Source: an optimization exercise on an open RTL-to-GDS flow (aim: small area and a short achievable clock period). Production flows keep margins and buffers that such runs may drop. Function was checked by simulation only, so behaviour that the tests miss may differ from the original. Some runs may be left out. An edit can pass the tests and still lose a function that they never use.

--- flow/design.v: outline only ---
// module P_MUL: 9179 lines
// module fa: 4 lines
// module ha: 4 lines
module P_MUL(
    in_1,
    in_2,
    in_3,
    in_valid,
    rst_n,
    clk,
    out_valid,
    out
);
  // ...
==> flow/flow/run.sh <==
#!/bin/bash
set -euo pipefail
MARGIN=6.4
bash standard.sh SETUP_SLACK_MARGIN=$MARGIN finish > standard.log 2>&1
==> flow/standard.sh <==
#!/bin/bash
# synth_recipe.tcl (not shown) runs the flow's synth.tcl, then flattens the netlist and writes it again
# the make line also repeats each setting of config.mk as NAME=value (left out here)
make -C /OpenROAD-flow-scripts/flow DESIGN_CONFIG=/design/flow/config.mk WORK_HOME=/design/flow/orfs CLKGATE_MAP_FILE= SYNTH_SCRIPT=/design/flow/synth_recipe.tcl "${@:-finish}"
==> flow/config.mk <==
export PLATFORM = sky130hd
export DESIGN_NAME = P_MUL
export DESIGN_NICKNAME = P_MUL
export VERILOG_FILES = /design/flow/design.v
export SDC_FILE = /design/flow/constraint.sdc
export NUM_CORES = 4
export LEC_CHECK = 0
export ABC_AREA = 1
export CAP_MARGIN = 20
export CORE_MARGIN = 2
export CORE_UTILIZATION = 55
export SETUP_SLACK_MARGIN = 5
export SLEW_MARGIN = 20
export SYNTH_HIERARCHICAL = 1
==> flow/constraint.sdc <==
create_clock -name core_clock -period 10.0 [get_ports {clk}]
set_input_delay 2.0000 -clock core_clock [delete_from_list [all_inputs] [get_ports {clk}]]
set_output_delay 2.0000 -clock core_clock [all_outputs]
set_load 0.01 [all_outputs]
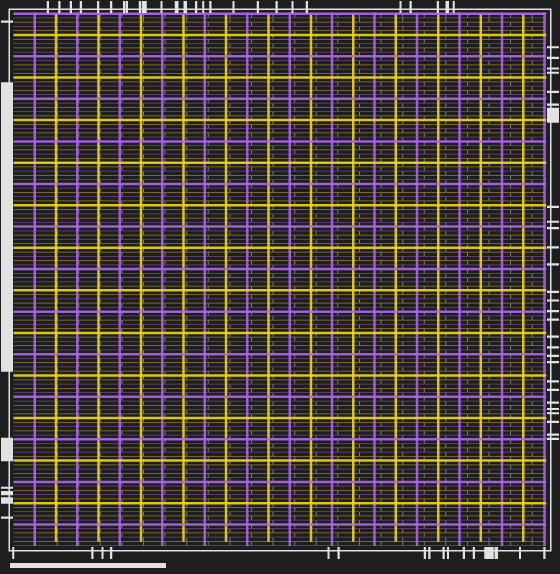
Fig. 1. PDN straps and rails (run 1).
Bar = 100 µm. Pins as bars on the die edge. Tap cells in grey.
yellow -> VDD
purple -> VSS
tap cells = 1524
met5 straps = 25
signal pins = 242
met1 rails = 126
met4 straps = 25
Die Span X: 345 µm
Die Ht: 345 µm
core box area: 116000 µm²

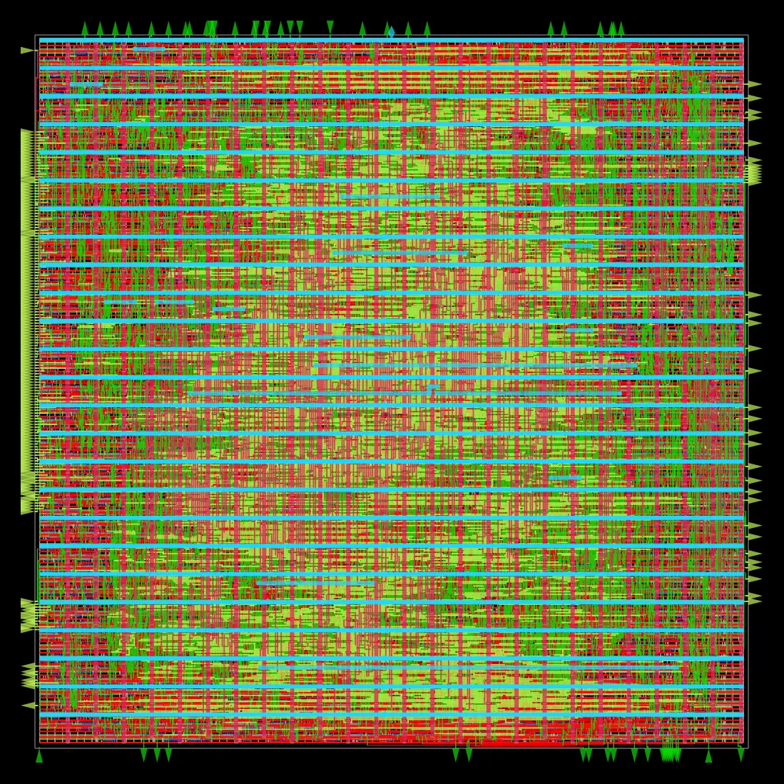
Fig. 2. Final layout (run 1).
fin cells: 8007
Die Area: 119000 µm²
Util after Layout: 0.629
# IOs: 242
final wirelength: 281000 µm

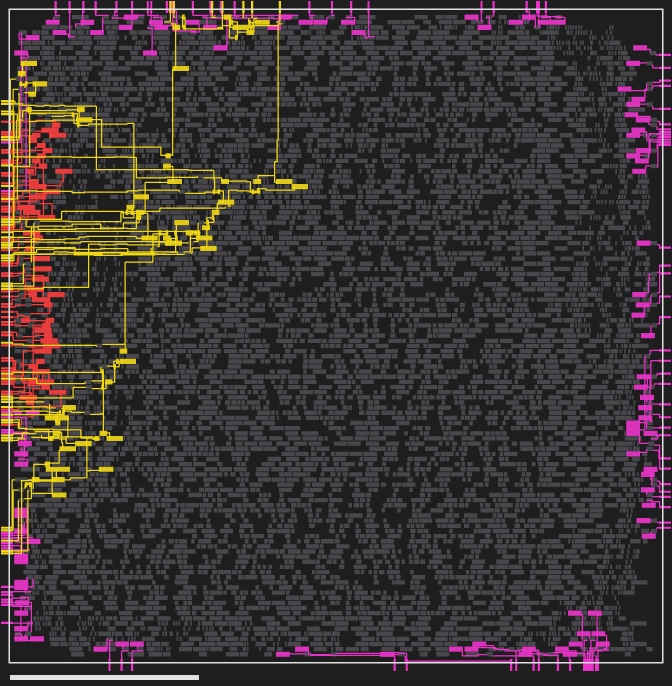
Fig. 3. I/O nets highlighted (run 1).
Bar = 100 µm.
red -> in_2  # bits 47, direction input, edge left, end cells 47, wire 1050 µm
yellow -> in_3  # bits 48, direction input, edge 41 left, 7 top, end cells 96, wire 3910 µm
magenta -> out  # bits 96, direction output, edge 34 right, 24 top, 19 left, 19 bottom, end cells 96, wire 1970 µm

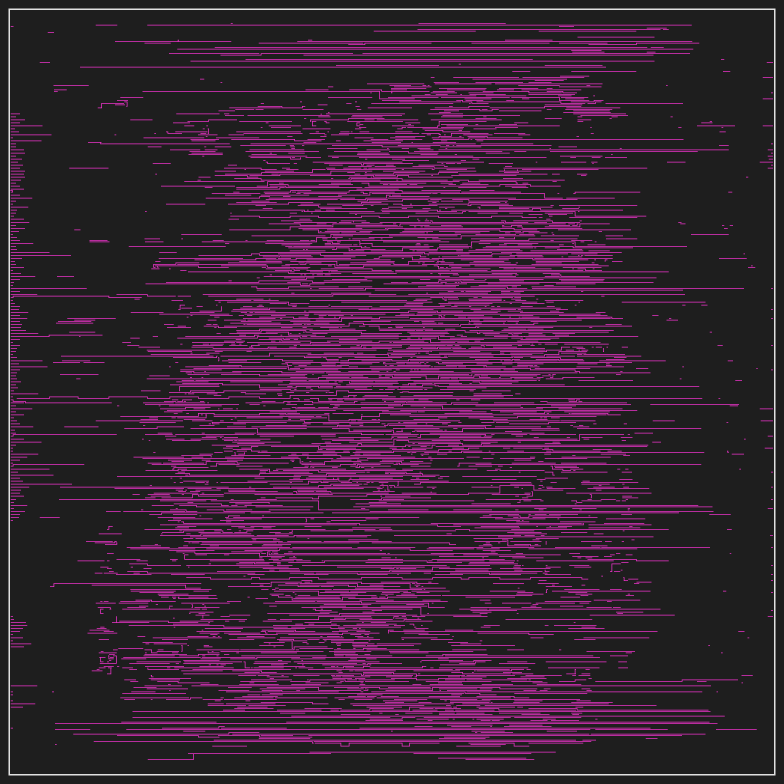
Fig. 4. M3 wires (run 1).
main direction = horizontal
nets with wire on the layer = 923
wire length on this layer = 50.4 mm
total vias in the final route: 54.6k
M3 GR Usage: 0.270

==> impl_metrics.env, run 1 <==
export IMPL_synth_adder_area_share=0.398
export IMPL_syn_cell_area_um2=64000
export IMPL_ys_seq_area_frac=0.173
export IMPL_crit_required_ns=10.55
export IMPL_fmax_mhz=254
export IMPL_antenna_found_initial=12
export IMPL_path_delay_family="adder cells"
export IMPL_reg2reg_depth=15
export IMPL_ant_nets=0
export IMPL_drt_first_iter_violations=8443
export IMPL_synth_xor_area_share=0.171
export IMPL_final_common_cell="xor2_1"
export IMPL_synthCells=6528
export IMPL_fin_crit_ns=3.93
export IMPL_synth_compound_area_frac=0.120
export IMPL_cts_tree="done"
export IMPL_synth_simple_area_share=0.0625
export IMPL_grt_usage=0.462
export IMPL_crit_path_top_delay_cell="fa_2"
export IMPL_worstMarginPinSlew_ns=1.16
export IMPL_dr_pass1_iters=10
export IMPL_finalHoldViolCount=0
export IMPL_clock_skew_final_ns=0.0370
export IMPL_maxSlewViolCount=0
export IMPL_layout_nets=7956
export IMPL_start_util=0.553
export IMPL_reg2reg_slack_ns=6.07
export IMPL_crit_type="reg -> reg"
export IMPL_setup_tns_ns=0
export IMPL_cts_setup_buffers=41
export IMPL_io_buffers=240
export IMPL_path_max_fanout=3
export IMPL_yosysTopAreaCell="fa_1"
export IMPL_whs_ns=0.445
export IMPL_end_kind="flip-flop"
export IMPL_muxShareOfSynthArea=0.00405
export IMPL_syn_to_final_growth_pct=13.8
export IMPL_drive_gt1_frac=0.134
export IMPL_cts_resized=410
export IMPL_cp_num_buf_inv=1
export IMPL_synth_area_leaders="fa_1 (34%), dfxtp_1 (17%), xor2_1 (16%)"
export IMPL_dp_cells=7796
export IMPL_max_stage_delay_ns=0.70
export IMPL_cts_hold_buf=0
export IMPL_htreeDepth=3
export IMPL_grt_first_pass_wirelength_um=395000
export IMPL_holdPathStages=1
export IMPL_dp_hpwl_um=176000
export IMPL_cts_sink_count=552
export IMPL_synth_distinct_cells=38
export IMPL_synth_seq_cells=552
export IMPL_fin_area_um2=72800
export IMPL_arrival_ns=4.48
export IMPL_largest_reg_flops=332
export IMPL_cts_buffers=69
export IMPL_cp_start_kind="flip-flop"
export IMPL_synth_top_family_by_area="adder cells"
export IMPL_max_slew_margin=0.225
export IMPL_synth_top_area_share=0.340
export IMPL_syn_area_per_cell_um2=9.80
export IMPL_pre_cts_ws_ns=5.41
export IMPL_clock_path_buffers=3
export IMPL_overflow=0
export IMPL_status="complete, no violations"
export IMPL_gp_congestion=0.977
export IMPL_rows=125
export IMPL_drv_cap=0
export IMPL_setup_violations=0
export IMPL_grt_max_degree=51
export IMPL_place_area_um2=66600
export IMPL_drc=0
export IMPL_min_path_type="reg -> reg"
export IMPL_yosysWarnings=7
export IMPL_layout_setup_ws_ns=6.07
export IMPL_wl_per_cell_um=35.1
export IMPL_clk_latency_ns=0.69
export IMPL_crit_cells=15
==> run 1: cells in the mapped netlist, drive strengths merged <==
master and instances:
xor2 1179, a21oi 63, and2 3, nand3 45, dfxtp 548, dfrtp 4, ha 296, o22ai 1128
inv 492, a21o 6, fa 1087, nor2 262, mux2 23, xnor2 67, o21a 4, o21ai 35
nand4 8, and3 2, a21boi 2, nand2 633, o21bai 2, a31o 2, buf 437, or2 2
clkbuf 192, nor3 6
==> run 1: layer usage <==
layer | track usage | routed length, µm | part of all wire | vias up
met5 | 0.0292 | 891 | 0.0032 | -
met4 | 0.262 | 21300 | 0.076 | 32
met3 | 0.270 | 50400 | 0.18 | 1546
met2 | 0.641 | 111000 | 0.40 | 5255
met1 | 0.552 | 97000 | 0.35 | 26600
li1 | - | - | - | 21200
==> run 1: layout make-up <==
| class | count | area [µm²] |
|---|---|---|
| Clock buffer | 93 | 1950 |
| Clock inverter | 28 | 290 |
| Fill cell | 9576 | 42900 |
| Multi-Input combinational cell | 4855 | 50700 |
| Timing Repair inverter | 5 | 37.5 |
| Antenna cell | 5 | 12.5 |
| Timing Repair Buffer | 453 | 4850 |
| Sequential cell | 552 | 11200 |
| Inverter | 492 | 1930 |
| Tap cell | 1524 | 1910 |
==> inputs of run 2 (changes only) <==
==> flow/flow/run.sh (replaced) <==
#!/bin/bash
set -euo pipefail
MARGIN=6.4
bash standard.sh SETUP_SLACK_MARGIN=$MARGIN "BUFFER_PORTS_ARGS=-buffer_cell sky130_fd_sc_hd__buf_2" finish > standard.log 2>&1
--- a/flow/config.mk
+++ b/flow/config.mk
@@ -12,3 +12,4 @@
 export SETUP_SLACK_MARGIN = 5
 export SLEW_MARGIN = 20
 export SYNTH_HIERARCHICAL = 1
+export TNS_END_PERCENT = 30
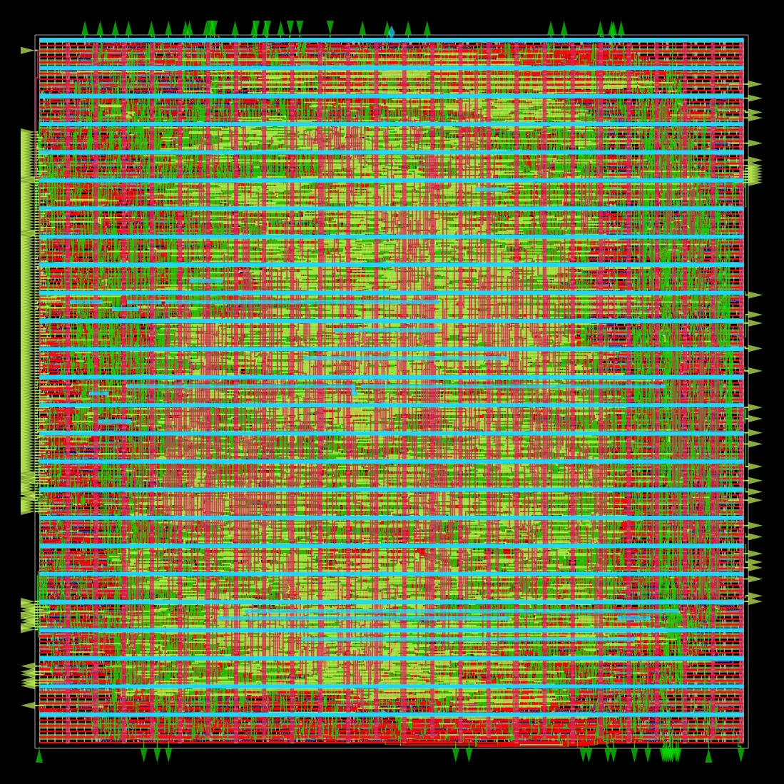
Fig. 5. Final layout (run 2).
FP Rows: 125
fin cells: 7997
Post-Layout Inst Area: 70800 µm²
Util after Layout: 0.611
final wirelength: 279000 µm

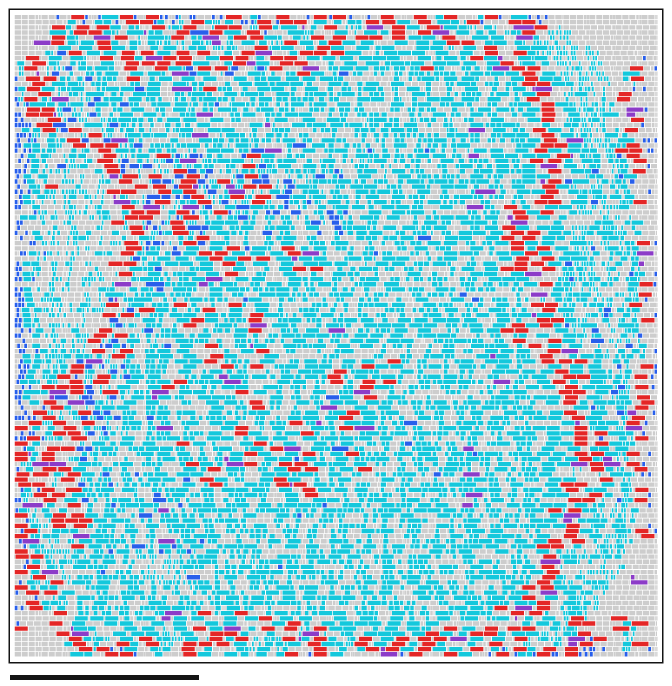
Fig. 6. Cell classes on the final placement (run 2).
Bar = 100 µm. Fill, decap, tap and diode cells in grey.
blue -> remaining buffers and delay cells  # cells 428
red -> sequential cells  # cells 552
cyan -> combinational and other logic  # cells 5354
purple -> clock drivers and dummy loads  # cells 124

==> run 2 against run 1 <==
Cell area fell by 2.9%. Largest cell class unchanged. Die area unchanged. First-iteration DRC count is 7.8% higher. Area after synthesis stayed put. Highest routed layer unchanged. Wire length shrank 0.76%. Sequential cell count stayed put. Clock skew grew 0.012 ns.
==> impl_metrics.env, run 2 <==
export IMPL_status="complete, no violations"
export IMPL_max_slew_margin=0.114
export IMPL_antenna_found_initial=17
export IMPL_layout_setup_ws_ns=6.02
export IMPL_drc=0
export IMPL_synthArstFlopShare=0.00725
export IMPL_rsz0062_at_grt="yes"
export IMPL_place_area_um2=65400
export IMPL_cp_start_kind="flip-flop"
export IMPL_use_met1=0.543
export IMPL_fmax_mhz=252
export IMPL_grt_busiest_layer="met2"
export IMPL_end_kind="flip-flop"
export IMPL_synth_xor_area_share=0.171
export IMPL_muxShareOfSynthArea=0.00405
export IMPL_clk_latency_ns=0.71
export IMPL_worstMarginPinSlew_ns=1.32
export IMPL_pre_cts_ws_ns=5.44
export IMPL_synth_seq_cells=552
export IMPL_synth_adder_area_share=0.398
export IMPL_clock_skew_final_ns=0.0494
export IMPL_min_path_type="reg -> reg"
export IMPL_syn_area_per_cell_um2=9.80
export IMPL_crit_path_top_delay_cell="fa_2"
export IMPL_dp_cells=7791
export IMPL_syn_to_final_growth_pct=10.6
export IMPL_synth_top_family_by_area="adder cells"
export IMPL_synth_distinct_cells=38
export IMPL_syn_cell_area_um2=64000
export IMPL_routed_wl_met3_um=50100
export IMPL_largest_reg_flops=332
export IMPL_cts_sink_count=552
export IMPL_drt_first_iter_violations=9100
export IMPL_start_util=0.553
export IMPL_reg2reg_depth=18
export IMPL_synth_simple_area_share=0.0625
export IMPL_use_met2=0.634
export IMPL_die_w_um=345
export IMPL_synth_ff_type="dfxtp_1"
export IMPL_synth_area_leaders="fa_1 (34%), dfxtp_1 (17%), xor2_1 (16%)"
export IMPL_max_stage_delay_ns=0.68
export IMPL_synth_edff_count=0
export IMPL_crit_path_frequent_cell="nor2_4"
export IMPL_setup_violations=0
export IMPL_synth_top_area_share=0.340
export IMPL_maxSlewViolCount=0
export IMPL_grt_first_pass_wirelength_um=394000
export IMPL_whs_ns=0.460
export IMPL_ios=242
export IMPL_coreArea_um2=116000
export IMPL_die_area_um2=119000
export IMPL_crit_type="reg -> reg"
export IMPL_wl_met1_um=94700
export IMPL_overflow=0
export IMPL_holdPathStages=1
export IMPL_final_common_cell="xor2_1"
export IMPL_cts_tree="done"
export IMPL_clock_path_buffers=3
export IMPL_finalHoldViolCount=0
export IMPL_layout_nets=7933
export IMPL_grt_max_degree=59
export IMPL_die_h_um=345
export IMPL_dr_max_layer_used="met5"
export IMPL_ys_top_cells_by_count="xor2_1 (1179), o22ai_1 (1128), fa_1 (1087), nand2_1 (606), dfxtp_1 (548)"
export IMPL_wl_per_cell_um=34.9
export IMPL_ant_nets=0
export IMPL_arrival_ns=4.55
export IMPL_reg2reg_slack_ns=6.02
export IMPL_grt_usage=0.460
export IMPL_finalCritPeriodShare=0.398
export IMPL_yosysTopAreaCell="fa_1"
export IMPL_yosysWarnings=7
export IMPL_htreeDepth=3
export IMPL_gr_usage_met3=0.269
export IMPL_met2_length_um=110000
export IMPL_setup_tns_ns=0
export IMPL_io_buffers=240
export IMPL_synth_compound_area_frac=0.120
export IMPL_dr_pass1_iters=10
export IMPL_gp_congestion=0.973
export IMPL_dp_hpwl_um=173000
export IMPL_fin_crit_ns=3.98
export IMPL_drive_gt1_frac=0.153
export IMPL_path_max_fanout=3
export IMPL_cts_buffers=69
export IMPL_crit_required_ns=10.57
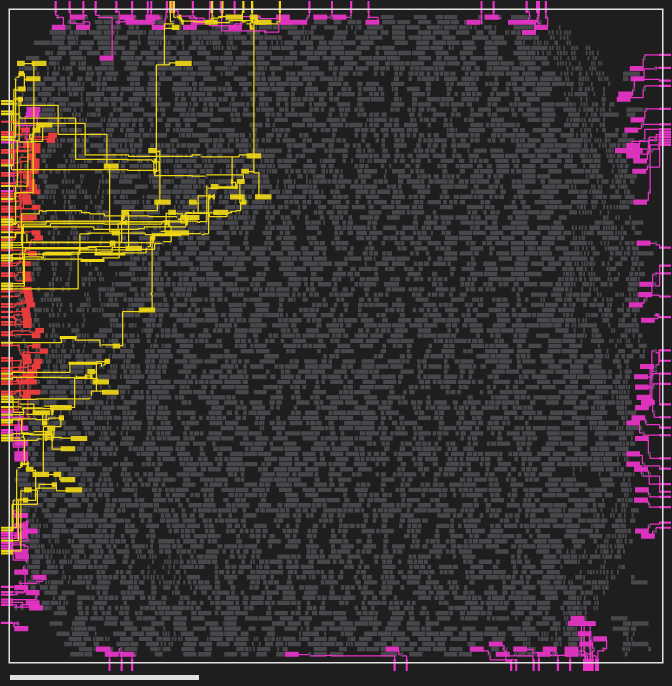
Fig. 7. I/O nets highlighted (run 2).
Bar = 100 µm.
red -> in_2  # bits 47, direction input, edge left, end cells 47, wire 719 µm
magenta -> out  # bits 96, direction output, edge 34 right, 24 top, 19 left, 19 bottom, end cells 96, wire 1630 µm
yellow -> in_3  # bits 48, direction input, edge 41 left, 7 top, end cells 96, wire 3750 µm

## run 2: cell counts after synthesis
No cell type changed its count.
## run 2: what timing repair did
action | CTS | global route
setup buffers | 27 | 32
hold buffers | 0 | 0
pin swaps | 41 | 102
cloned | 7 | 1
hold endpoints to repair | 0 | 0
endpoints found under the setup margin | 334 | 231
gates resized for setup | 241 | 363
## run 2: final cells by class
cell class	instances	area, µm²	share of cell area
Inverter	492	1930	0.0273
Multi-Input combinational cell	4855	50000	0.706
Tap cell	1524	1910	0.0269
Clock inverter	29	389	0.00550
Timing Repair inverter	7	50.0	0.000707
Antenna cell	15	37.5	0.000530
Timing Repair Buffer	428	3360	0.0475
Clock buffer	95	1970	0.0278
Sequential cell	552	11200	0.158
## run 2: worst max-delay path: cells and delay by family, from the launching register on
kind | cells | cell delay (ns)
buf+inv | 3 | 0.25
flops | 1 | 0.34
xor+xnor | 1 | 0.13
simple gates | 9 | 0.92
fa+ha+maj | 5 | 2.20
==> inputs of run 3 (changes only) <==
--- a/flow/config.mk
+++ b/flow/config.mk
@@ -9,6 +9,7 @@
 export CAP_MARGIN = 20
 export CORE_MARGIN = 2
 export CORE_UTILIZATION = 55
+export CTS_BUF_LIST = sky130_fd_sc_hd__clkbuf_8
 export SETUP_SLACK_MARGIN = 5
 export SLEW_MARGIN = 20
 export SYNTH_HIERARCHICAL = 1
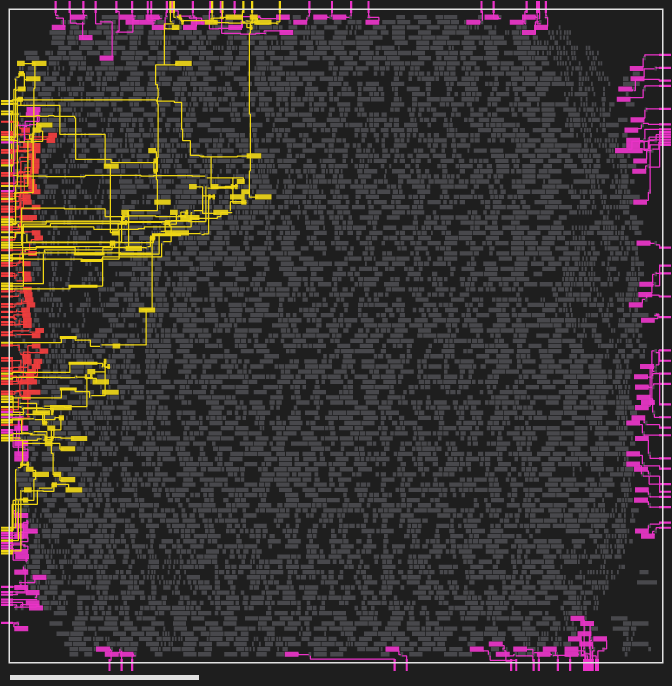
Fig. 8. I/O nets highlighted (run 3).
Bar = 100 µm.
magenta -> out  # bits 96, direction output, edge 34 right, 24 top, 19 left, 19 bottom, end cells 96, wire 1640 µm
yellow -> in_3  # bits 48, direction input, edge 41 left, 7 top, end cells 96, wire 3750 µm
red -> in_2  # bits 47, direction input, edge left, end cells 47, wire 715 µm

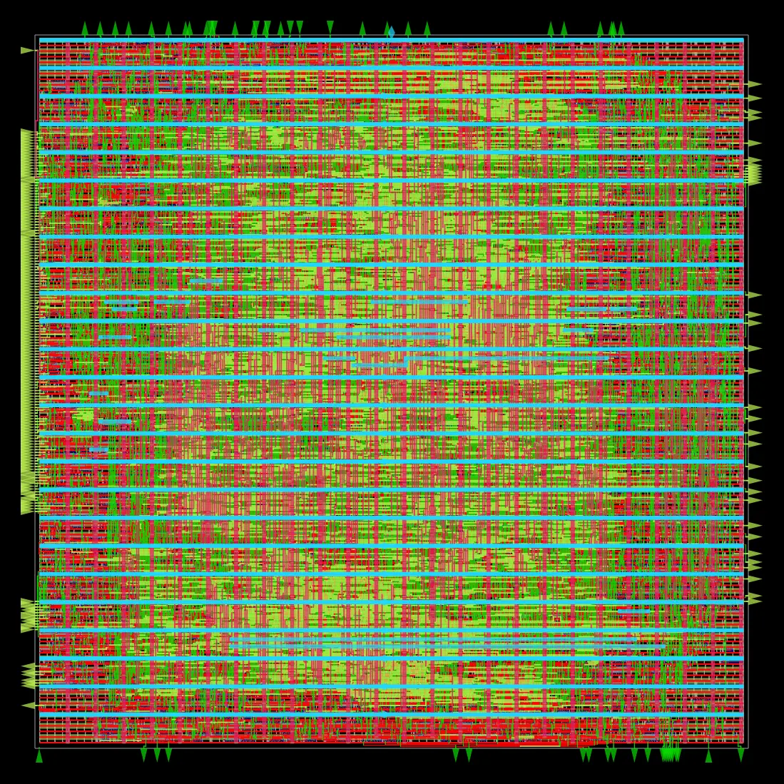
Fig. 9. Final layout (run 3).
Post-Layout Inst Area: 70800 µm²
fin cells: 8055
Util after Layout: 0.611

==> run 3 against run 2 <==
Wire length rose by 0.13%. Sequential share of layout area barely moved. Non-clock buffer count rose by 3. Setup slack got worse by 0.0012 ns. Final cell count rose by 0.73%. Worst hold slack improved by 0.0035 ns. Clock skew rose by 0.035 ns. First-iteration DRC count fell by 4.8%. Critical path type unchanged.
==> impl_metrics.env, run 3 <==
export IMPL_largest_class="multi-input combinational cells"
export IMPL_cts_buffers=98
export IMPL_clock_path_buffers=3
export IMPL_clock_area_frac=0.0309
export IMPL_fmax_mhz=251
export IMPL_setup_tns_ns=0
export IMPL_arrival_ns=4.75
export IMPL_drive_gt1_frac=0.162
export IMPL_multi_input_area_um2=50000
export IMPL_layout_nets=7965
export IMPL_syn_area_per_cell_um2=9.80
export IMPL_dr_max_layer_used="met5"
export IMPL_ios=242
export IMPL_synth_distinct_cells=38
export IMPL_synth_ff_type="dfxtp_1"
export IMPL_gr_usage_met3=0.271
export IMPL_die_h_um=345
export IMPL_gp_congestion=0.973
export IMPL_end_kind="flip-flop"
export IMPL_fin_crit_ns=3.98
export IMPL_path_max_fanout=3
export IMPL_dr_pass1_iters=12
export IMPL_synthArstFlopShare=0.00725
export IMPL_drv_cap=0
export IMPL_syn_to_final_growth_pct=10.6
export IMPL_finalCritPeriodShare=0.398
export IMPL_synth_xor_area_share=0.171
export IMPL_wl_per_cell_um=34.7
export IMPL_final_common_cell="xor2_1"
export IMPL_crit_type="reg -> reg"
export IMPL_vias=55200
export IMPL_antenna_found_initial=22
export IMPL_worstMarginPinSlew_ns=1.33
export IMPL_rows=125
export IMPL_yosysTopAreaCell="fa_1"
export IMPL_io_buffers=240
export IMPL_reg2reg_slack_ns=6.02
export IMPL_crit_required_ns=10.78
export IMPL_clockBufferCount=115
export IMPL_nWellTaps=1524
export IMPL_multi_input_cells=4855
export IMPL_met2_length_um=110000
export IMPL_ys_seq_area_frac=0.173
export IMPL_min_path_type="reg -> reg"
export IMPL_max_slew_margin=0.107
export IMPL_grt_busiest_layer="met2"
export IMPL_muxShareOfSynthArea=0.00405
export IMPL_finalHoldViolCount=0
export IMPL_synth_edff_count=0
export IMPL_synth_simple_area_share=0.0625
export IMPL_coreArea_um2=116000
export IMPL_use_met2=0.633
export IMPL_reg2reg_depth=19
export IMPL_synthCells=6528
export IMPL_synth_area_leaders="fa_1 (34%), dfxtp_1 (17%), xor2_1 (16%)"
export IMPL_clk_latency_ns=0.87
export IMPL_die_area_um2=119000
export IMPL_synth_compound_area_frac=0.120
export IMPL_overflow=0
export IMPL_status="complete, no violations"
export IMPL_grt_usage=0.460
export IMPL_rsz0062_at_grt="yes"
export IMPL_path_delay_family="adder cells"
export IMPL_crit_path_frequent_cell="ha_4"
export IMPL_use_met1=0.539
export IMPL_synth_most_common_cell="xor2_1"
export IMPL_antenna_cells=11
export IMPL_cp_num_buf_inv=3
export IMPL_drc=0
export IMPL_setup_violations=0
export IMPL_die_w_um=345
export IMPL_whs_ns=0.463
export IMPL_holdPathStages=1
export IMPL_crit_cells=19
export IMPL_inv_count=499
export IMPL_buf_share=0.0495
export IMPL_wl_met1_um=94600
export IMPL_largest_reg_flops=332
export IMPL_ys_top_cells_by_count="xor2_1 (1179), o22ai_1 (1128), fa_1 (1087), nand2_1 (606), dfxtp_1 (548)"
export IMPL_routed_wl_met3_um=50500
export IMPL_yosysWarnings=7
export IMPL_maxSlewViolCount=0
export IMPL_finalWirelength_um=279000
export IMPL_cts_sink_count=552
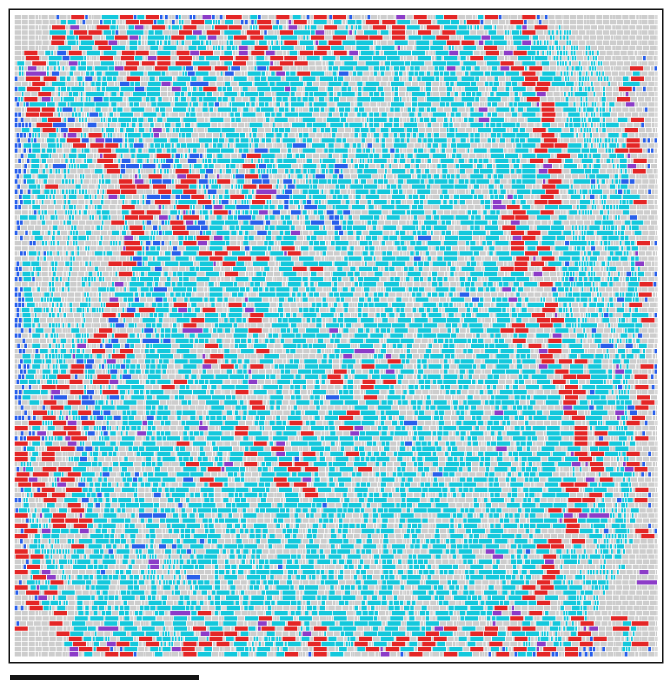
Fig. 10. Cell classes on the final placement (run 3).
Bar = 100 µm. Fill, decap, tap and diode cells in grey.
cyan -> combinational and other logic  # cells 5354
blue -> remaining buffers and delay cells  # cells 431
red -> sequential cells  # cells 552
purple -> clock drivers and dummy loads  # cells 183

## run 3: what timing repair did
action,in CTS,in global routing
pin swaps,34,125
hold buffers,0,0
resized for setup,261,388
hold endpoints to repair,0,0
buffers inserted,28,34
setup endpoints to repair,334,217
gates cloned,7,1
## run 3: cell families (layout without fill, tap and decap cells)
kind of cell / count (synthesis) / in the layout
adders and majority gates: 1383 / 1383
and+or+nand+nor: 961 / 961
xor gates and xnor gates: 1246 / 1246
muxes: 23 / 23
other: 0 / 11
AOI/OAI and AO/OA: 1242 / 1242
buffers and inverters: 1121 / 1113
DFF: 552 / 552
## run 3: through the flow
step / setup slack [ns] / instance area (µm²) / std cells / utilization
after floorplan: 6.41 / 64000 / 6528 / -
after global placement: 5.44 / 65400 / 7791 / 0.565
after detailed placement: 5.44 / 65400 / 7791 / 0.565
after CTS: 6.01 / 68900 / 8009 / 0.596
after global routing: 5.95 / 70700 / 8048 / 0.611
final: 6.02 / 70800 / 8055 / 0.611
--- run 4: outline of the changes from run 3 ---
flow/design.v: 9187 -> 10046 lines; modules unchanged: 2
  P_MUL: edited, 9179 -> 10033 lines
  benc: new, 5 lines
==> module benc as of run 4 <==
module benc(input b2, input b1, input b0, output one, output two, output neg);
assign one = b1 ^ b0;
assign two = (b2 & ~b1 & ~b0) | (~b2 & b1 & b0);
assign neg = b2;
endmodule
--- a/flow/config.mk
+++ b/flow/config.mk
@@ -10,5 +10,4 @@
 export CORE_MARGIN = 2
 export CORE_UTILIZATION = 55
-export CTS_BUF_LIST = sky130_fd_sc_hd__clkbuf_8
 export SETUP_SLACK_MARGIN = 5
 export SLEW_MARGIN = 20
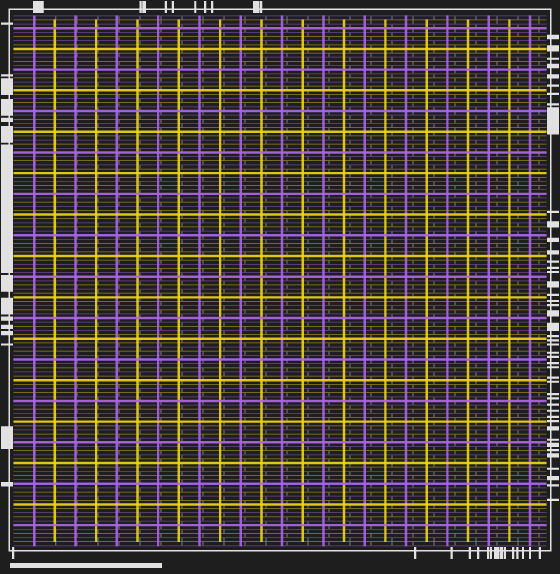
Fig. 11. PDN straps and rails (run 4).
Bar = 100 µm. Pins as bars on the die edge. Tap cells in grey.
purple -> VSS
yellow -> VDD
rows = 128
met4 straps = 25
Die Span X: 355 µm

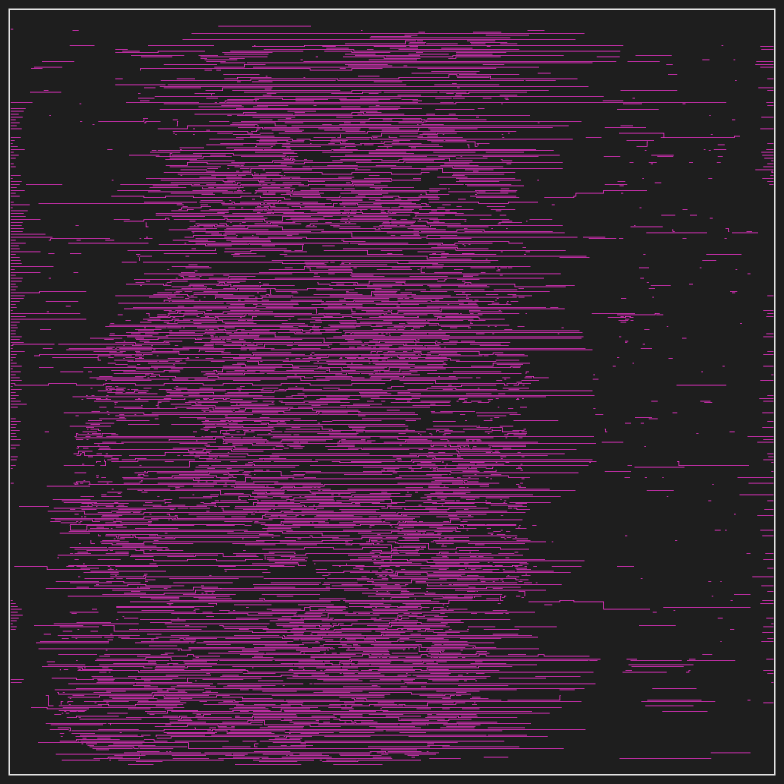
Fig. 12. M3 wires (run 4).
longest straight run = 208 µm
main direction = horizontal
share of all routed wire = 18%
nets with wire on the layer = 993

==> run 4 against run 3 <==
Area after synthesis up 5.7%. Worst hold slack lost 0.016 ns. Register-to-register slack better by 0.18 ns. Sequential cell count is 1 higher. Final cell count increased by 12%.
==> impl_metrics.env, run 4 <==
export IMPL_status="complete, no violations"
export IMPL_clk_latency_ns=0.70
export IMPL_min_path_type="reg -> reg"
export IMPL_fin_crit_ns=3.80
export IMPL_pre_cts_ws_ns=5.68
export IMPL_dr_pass1_iters=10
export IMPL_reg2reg_depth=6
export IMPL_maxSlewViolCount=0
export IMPL_grt_usage=0.480
export IMPL_layout_setup_ws_ns=6.20
export IMPL_final_common_cell="xor2_1"
export IMPL_io_buffers=240
export IMPL_cts_clk_slew_worst_paths_ns=0.06
export IMPL_vias_per_cell=6.67
export IMPL_die_area_um2=126000
export IMPL_setup_tns_ns=0
export IMPL_holdPathStages=1
export IMPL_finalNonFillerCells=9060
export IMPL_drv_cap=0
export IMPL_whs_ns=0.447
export IMPL_grt_first_pass_wirelength_um=430000
export IMPL_clock_skew_final_ns=0.0510
export IMPL_ant_nets=0
export IMPL_fmax_mhz=263
export IMPL_cts_hold_buf=0
export IMPL_finalHoldViolCount=0
export IMPL_cp_start_kind="flip-flop"
export IMPL_clock_path_buffers=3
export IMPL_grt_pass1_vias=62600
export IMPL_layout_nets=8859
export IMPL_start_util=0.555
export IMPL_largest_reg_flops=332
export IMPL_clock_root_buffer="clkbuf_16"
export IMPL_drive_gt1_frac=0.134
export IMPL_overflow=0
export IMPL_finalWirelength_um=305000
export IMPL_path_max_fanout=19
export IMPL_syn_to_final_growth_pct=9.95
export IMPL_yosysWarnings=7
export IMPL_drc=0
export IMPL_htreeDepth=3
export IMPL_crit_required_ns=10.57
export IMPL_syn_cell_area_um2=67600
export IMPL_dp_hpwl_um=191000
export IMPL_wl_per_cell_um=33.7
export IMPL_synthCells=7537
export IMPL_cts_sink_count=553
export IMPL_cts_tree="done"
export IMPL_dp_cells=8880
export IMPL_arrival_ns=4.37
export IMPL_cts_buffers=69
export IMPL_end_kind="flip-flop"
export IMPL_gp_congestion=0.965
export IMPL_syn_area_per_cell_um2=8.97
export IMPL_antenna_found_initial=9
export IMPL_place_area_um2=69300
export IMPL_ios=242
export IMPL_crit_type="reg -> reg"
export IMPL_reg2reg_slack_ns=6.20
export IMPL_finalCritPeriodShare=0.380
export IMPL_rsz0062_at_grt="yes"
export IMPL_setup_violations=0
export IMPL_max_slew_margin=0.162
export IMPL_drt_first_iter_violations=9227
export IMPL_worstMarginPinSlew_ns=1.25
export IMPL_vias=60400
export IMPL_most_common_layout_cells="xor2_1 (1242), o22ai_1 (1127), fa_1 (1066)"
export IMPL_grt_max_degree=49
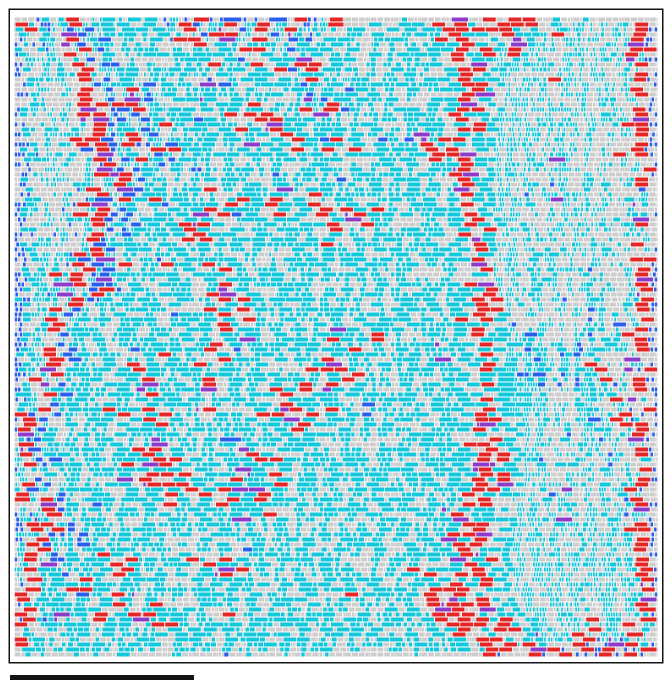
Fig. 13. Cell classes on the final placement (run 4).
Bar = 100 µm. Fill, decap, tap and diode cells in grey.
purple -> clock drivers and dummy loads  # cells 123
cyan -> combinational and other logic  # cells 6335
red -> sequential cells  # cells 553
blue -> remaining buffers and delay cells  # cells 419
core box area: 122000 µm²
Util after Layout: 0.610
fraction of area in registers: 0.150
FP Rows: 128
Post-Layout Inst Area: 74400 µm²

run 4: area by class of cell:
cell class              instances  area, µm²
inverters                     829       3150
diodes                          5       12.5
well taps                    1625       2030
clock buffers                  98       2030
repair buffers                419       3490
multi-input cells            5505      52200
repair inverters                1       7.51
flip-flops and latches        553      11200
fillers                     10700      47500
clock inverters                25        285
run 4: what timing repair did:
| item | 4_1_cts | 5_1_grt |
|---|---|---|
| gates resized for setup | 260 | 341 |
| cloned | 2 | 0 |
| setup endpoints to repair | 332 | 172 |
| pin swaps | 10 | 85 |
| buffers inserted | 18 | 31 |
run 4: critical path, cell delays in order, from the launching register on:
cell     delay (ns)
dfxtp_4        0.61
inv_1          0.21
xor2_1         1.01
fa_1           0.39
fa_1           0.46
fa_1           0.51
fa_1           0.45
run 4: per-layer routing:
layer  GRT usage  part of all wire
met3       0.279              0.18
met4       0.303             0.085
met1       0.556              0.34
met2       0.673              0.40
met5      0.0291            0.0028
==> run 5: too many edits to list; what changed since run 4 <==
flow/design.v: 10046 -> 10402 lines; modules unchanged: 3
  P_MUL: edited, 10033 -> 10389 lines
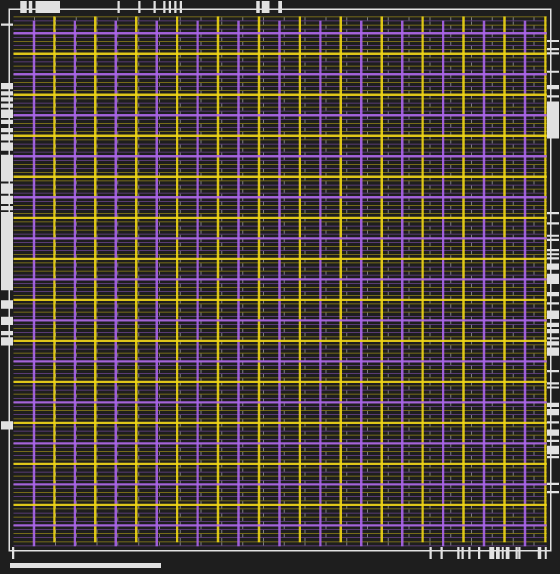
Fig. 14. PDN straps and rails (run 5).
Bar = 100 µm. Pins as bars on the die edge. Tap cells in grey.
purple -> VSS
yellow -> VDD
met1 rails = 130
rows = 129
met4 straps = 26
signal pins = 242

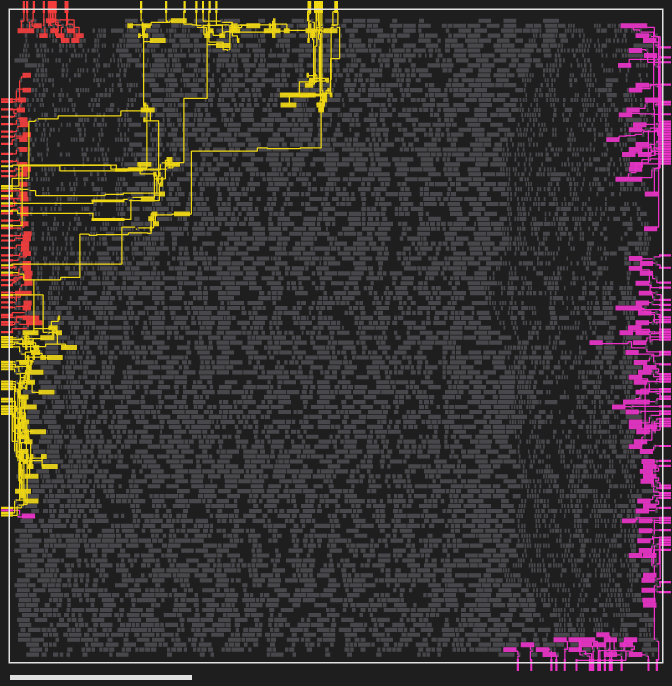
Fig. 15. I/O nets highlighted (run 5).
Bar = 100 µm.
yellow -> in_3  # bits 48, direction input, edge 32 left, 16 top, end cells 168, wire 3250 µm
magenta -> out  # bits 96, direction output, edge 78 right, 17 bottom, 1 left, end cells 96, wire 1570 µm
red -> in_2  # bits 47, direction input, edge 36 left, 11 top, end cells 47, wire 535 µm

==> run 5 against run 4 <==
Register-to-register slack gained 0.04 ns. First-iteration DRC count up 9.9%. Setup slack gained 0.043 ns. Fmax rose by 1.1%. Via count is 4.2% higher. Largest cell class unchanged.
==> impl_metrics.env, run 5 <==
export IMPL_status="complete, no violations"
export IMPL_grt_first_pass_wirelength_um=444000
export IMPL_rsz0062_at_grt="yes"
export IMPL_fin_area_um2=76200
export IMPL_clock_root_buffer="clkbuf_16"
export IMPL_layout_setup_ws_ns=6.24
export IMPL_dp_cells=9254
export IMPL_clock_skew_final_ns=0.0560
export IMPL_grt_max_degree=49
export IMPL_syn_cell_area_um2=69000
export IMPL_cts_buffers=71
export IMPL_max_slew_margin=0.101
export IMPL_most_common_layout_cells="xor2_1 (1265), nand2_1 (1180), o22ai_1 (1128)"
export IMPL_cts_hold_buf=0
export IMPL_final_util=0.614
export IMPL_syn_to_final_growth_pct=10.5
export IMPL_layout_nets=9211
export IMPL_grt_usage=0.487
export IMPL_finalCritPeriodShare=0.376
export IMPL_clock_path_buffers=3
export IMPL_final_fill_count=10800
export IMPL_die_w_um=358
export IMPL_gp_congestion=0.992
export IMPL_final_common_cell="xor2_1"
export IMPL_fmax_mhz=266
export IMPL_reg2reg_depth=8
export IMPL_die_area_um2=128000
export IMPL_crit_type="reg -> reg"
export IMPL_cts_clk_slew_worst_paths_ns=0.06
export IMPL_ios=242
export IMPL_drc=0
export IMPL_min_path_type="reg -> reg"
export IMPL_place_area_um2=70600
export IMPL_holdPathStages=1
export IMPL_reg2reg_slack_ns=6.24
export IMPL_pre_cts_ws_ns=5.66
export IMPL_start_util=0.556
export IMPL_synthCells=7900
export IMPL_coreArea_um2=124000
export IMPL_crit_required_ns=10.56
export IMPL_htreeDepth=3
export IMPL_cp_start_kind="flip-flop"
export IMPL_drive_gt1_frac=0.131
export IMPL_yosysWarnings=7
export IMPL_finalNonFillerCells=9455
export IMPL_setup_tns_ns=0
export IMPL_setup_violations=0
export IMPL_wl_per_cell_um=33.2
export IMPL_vias_per_cell=6.66
export IMPL_dp_hpwl_um=198000
export IMPL_clk_latency_ns=0.71
export IMPL_end_kind="flip-flop"
export IMPL_drt_first_iter_violations=10100
export IMPL_antenna_found_initial=15
export IMPL_drv_cap=0
export IMPL_cts_tree="done"
export IMPL_dr_pass1_iters=12
export IMPL_finalHoldViolCount=0
export IMPL_whs_ns=0.460
export IMPL_cts_sink_count=553
export IMPL_io_buffers=240
export IMPL_rows=129
export IMPL_arrival_ns=4.32
export IMPL_overflow=0
export IMPL_ant_nets=0
export IMPL_syn_area_per_cell_um2=8.73
export IMPL_fin_crit_ns=3.76
export IMPL_die_h_um=358
export IMPL_maxSlewViolCount=0
export IMPL_largest_reg_flops=332
export IMPL_worstMarginPinSlew_ns=1.34
export IMPL_path_max_fanout=48
export IMPL_grt_pass1_vias=64800
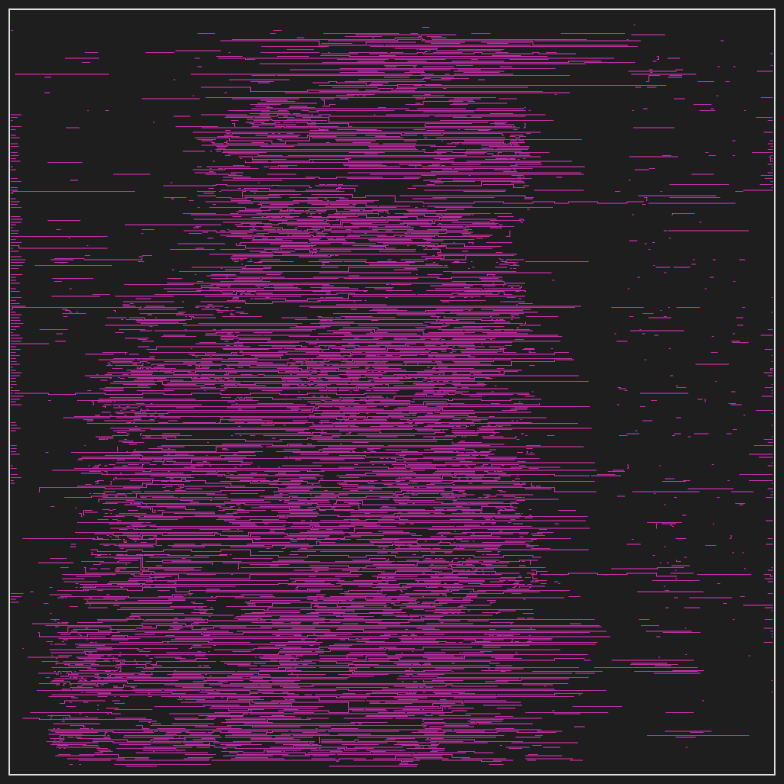
Fig. 16. M3 wires (run 5).
wire length on this layer = 55.6 mm
main direction = horizontal
final wirelength: 314000 µm
total vias in the final route: 63.0k
M3 GR Usage: 0.278

run 5: cell types whose count changed in the layout (fill, tap and decap cells not counted), sizes merged, moves of 17 or more:
cell / delta
nand2: +175
inv: +49
a21oi: +38
nand3: +32
nor2: +27
ha: -23
xor2: +23
nand4: +22
o21ai: +17
run 5: area by class of cell:
class	instances	area [µm²]	share of cell area
Clock buffer	96	2030	0.0267
Clock inverter	30	408	0.00535
Antenna cell	12	30.0	0.000394
Timing Repair Buffer	428	3550	0.0465
Sequential cell	553	11200	0.146
Timing Repair inverter	2	15.0	0.000197
Tap cell	1637	2050	0.0269
Inverter	891	3400	0.0446
Multi-Input combinational cell	5806	53600	0.703
run 5: metal layers:
metal / global-route usage / share of wire
met5: 0.0307 / 0.0030
met4: 0.313 / 0.087
met3: 0.278 / 0.18
met2: 0.683 / 0.40
met1: 0.564 / 0.34
run 5: critical path: stages (launching register included):
cell and delay, ns:
dfxtp_1 0.32, clkinv_1 0.04, buf_4 0.72, o22ai_1 0.25, xor2_1 0.22, fa_1 0.52, fa_1 0.56, fa_1 0.45
fa_1 0.45
run 5: timing repair:
action	CTS	global route
gates cloned	2	4
setup buffers	13	44
gates resized for setup	271	394
setup endpoints to repair	314	139
pin swaps	14	124

-- afterwards: timing with drivers on the ports --
Ports are ideal in the flow. The routed layouts listed here were re-timed in OpenROAD. Step 1 (the two cells are an assumption about what drives the block):
set clk [get_ports {clk}]
set_driving_cell -lib_cell sky130_fd_sc_hd__clkbuf_16 $clk
set_driving_cell -lib_cell sky130_fd_sc_hd__buf_2 [delete_from_list [all_inputs] $clk]
Step 2, shift: input delay + t, output delay - t, t = (earliest + latest rising clock arrival at the registers) / 2. This alone moves slack from input paths to output paths. Three values: ideal, step 1, step 2; two values: the first two.
run	t, ns	setup WS [ns]	worst slew at a driven data input, ns
run 1	0.754	6.067 / 6.067 / 5.761	0.13
run 2	0.762	6.024 / 6.024 / 5.816	0.13
run 3	0.916	6.023 / 6.023 / 5.816	0.13
run 4	0.762	6.202 / 6.202 / 5.582	0.08
run 5	0.773	6.244 / 6.244 / 5.796	0.10
After both steps every run listed still meets setup and hold. For run 4, which loses most, drivers alone change the setup slack by 0.000 ns; drivers and shift together by -0.620 ns.
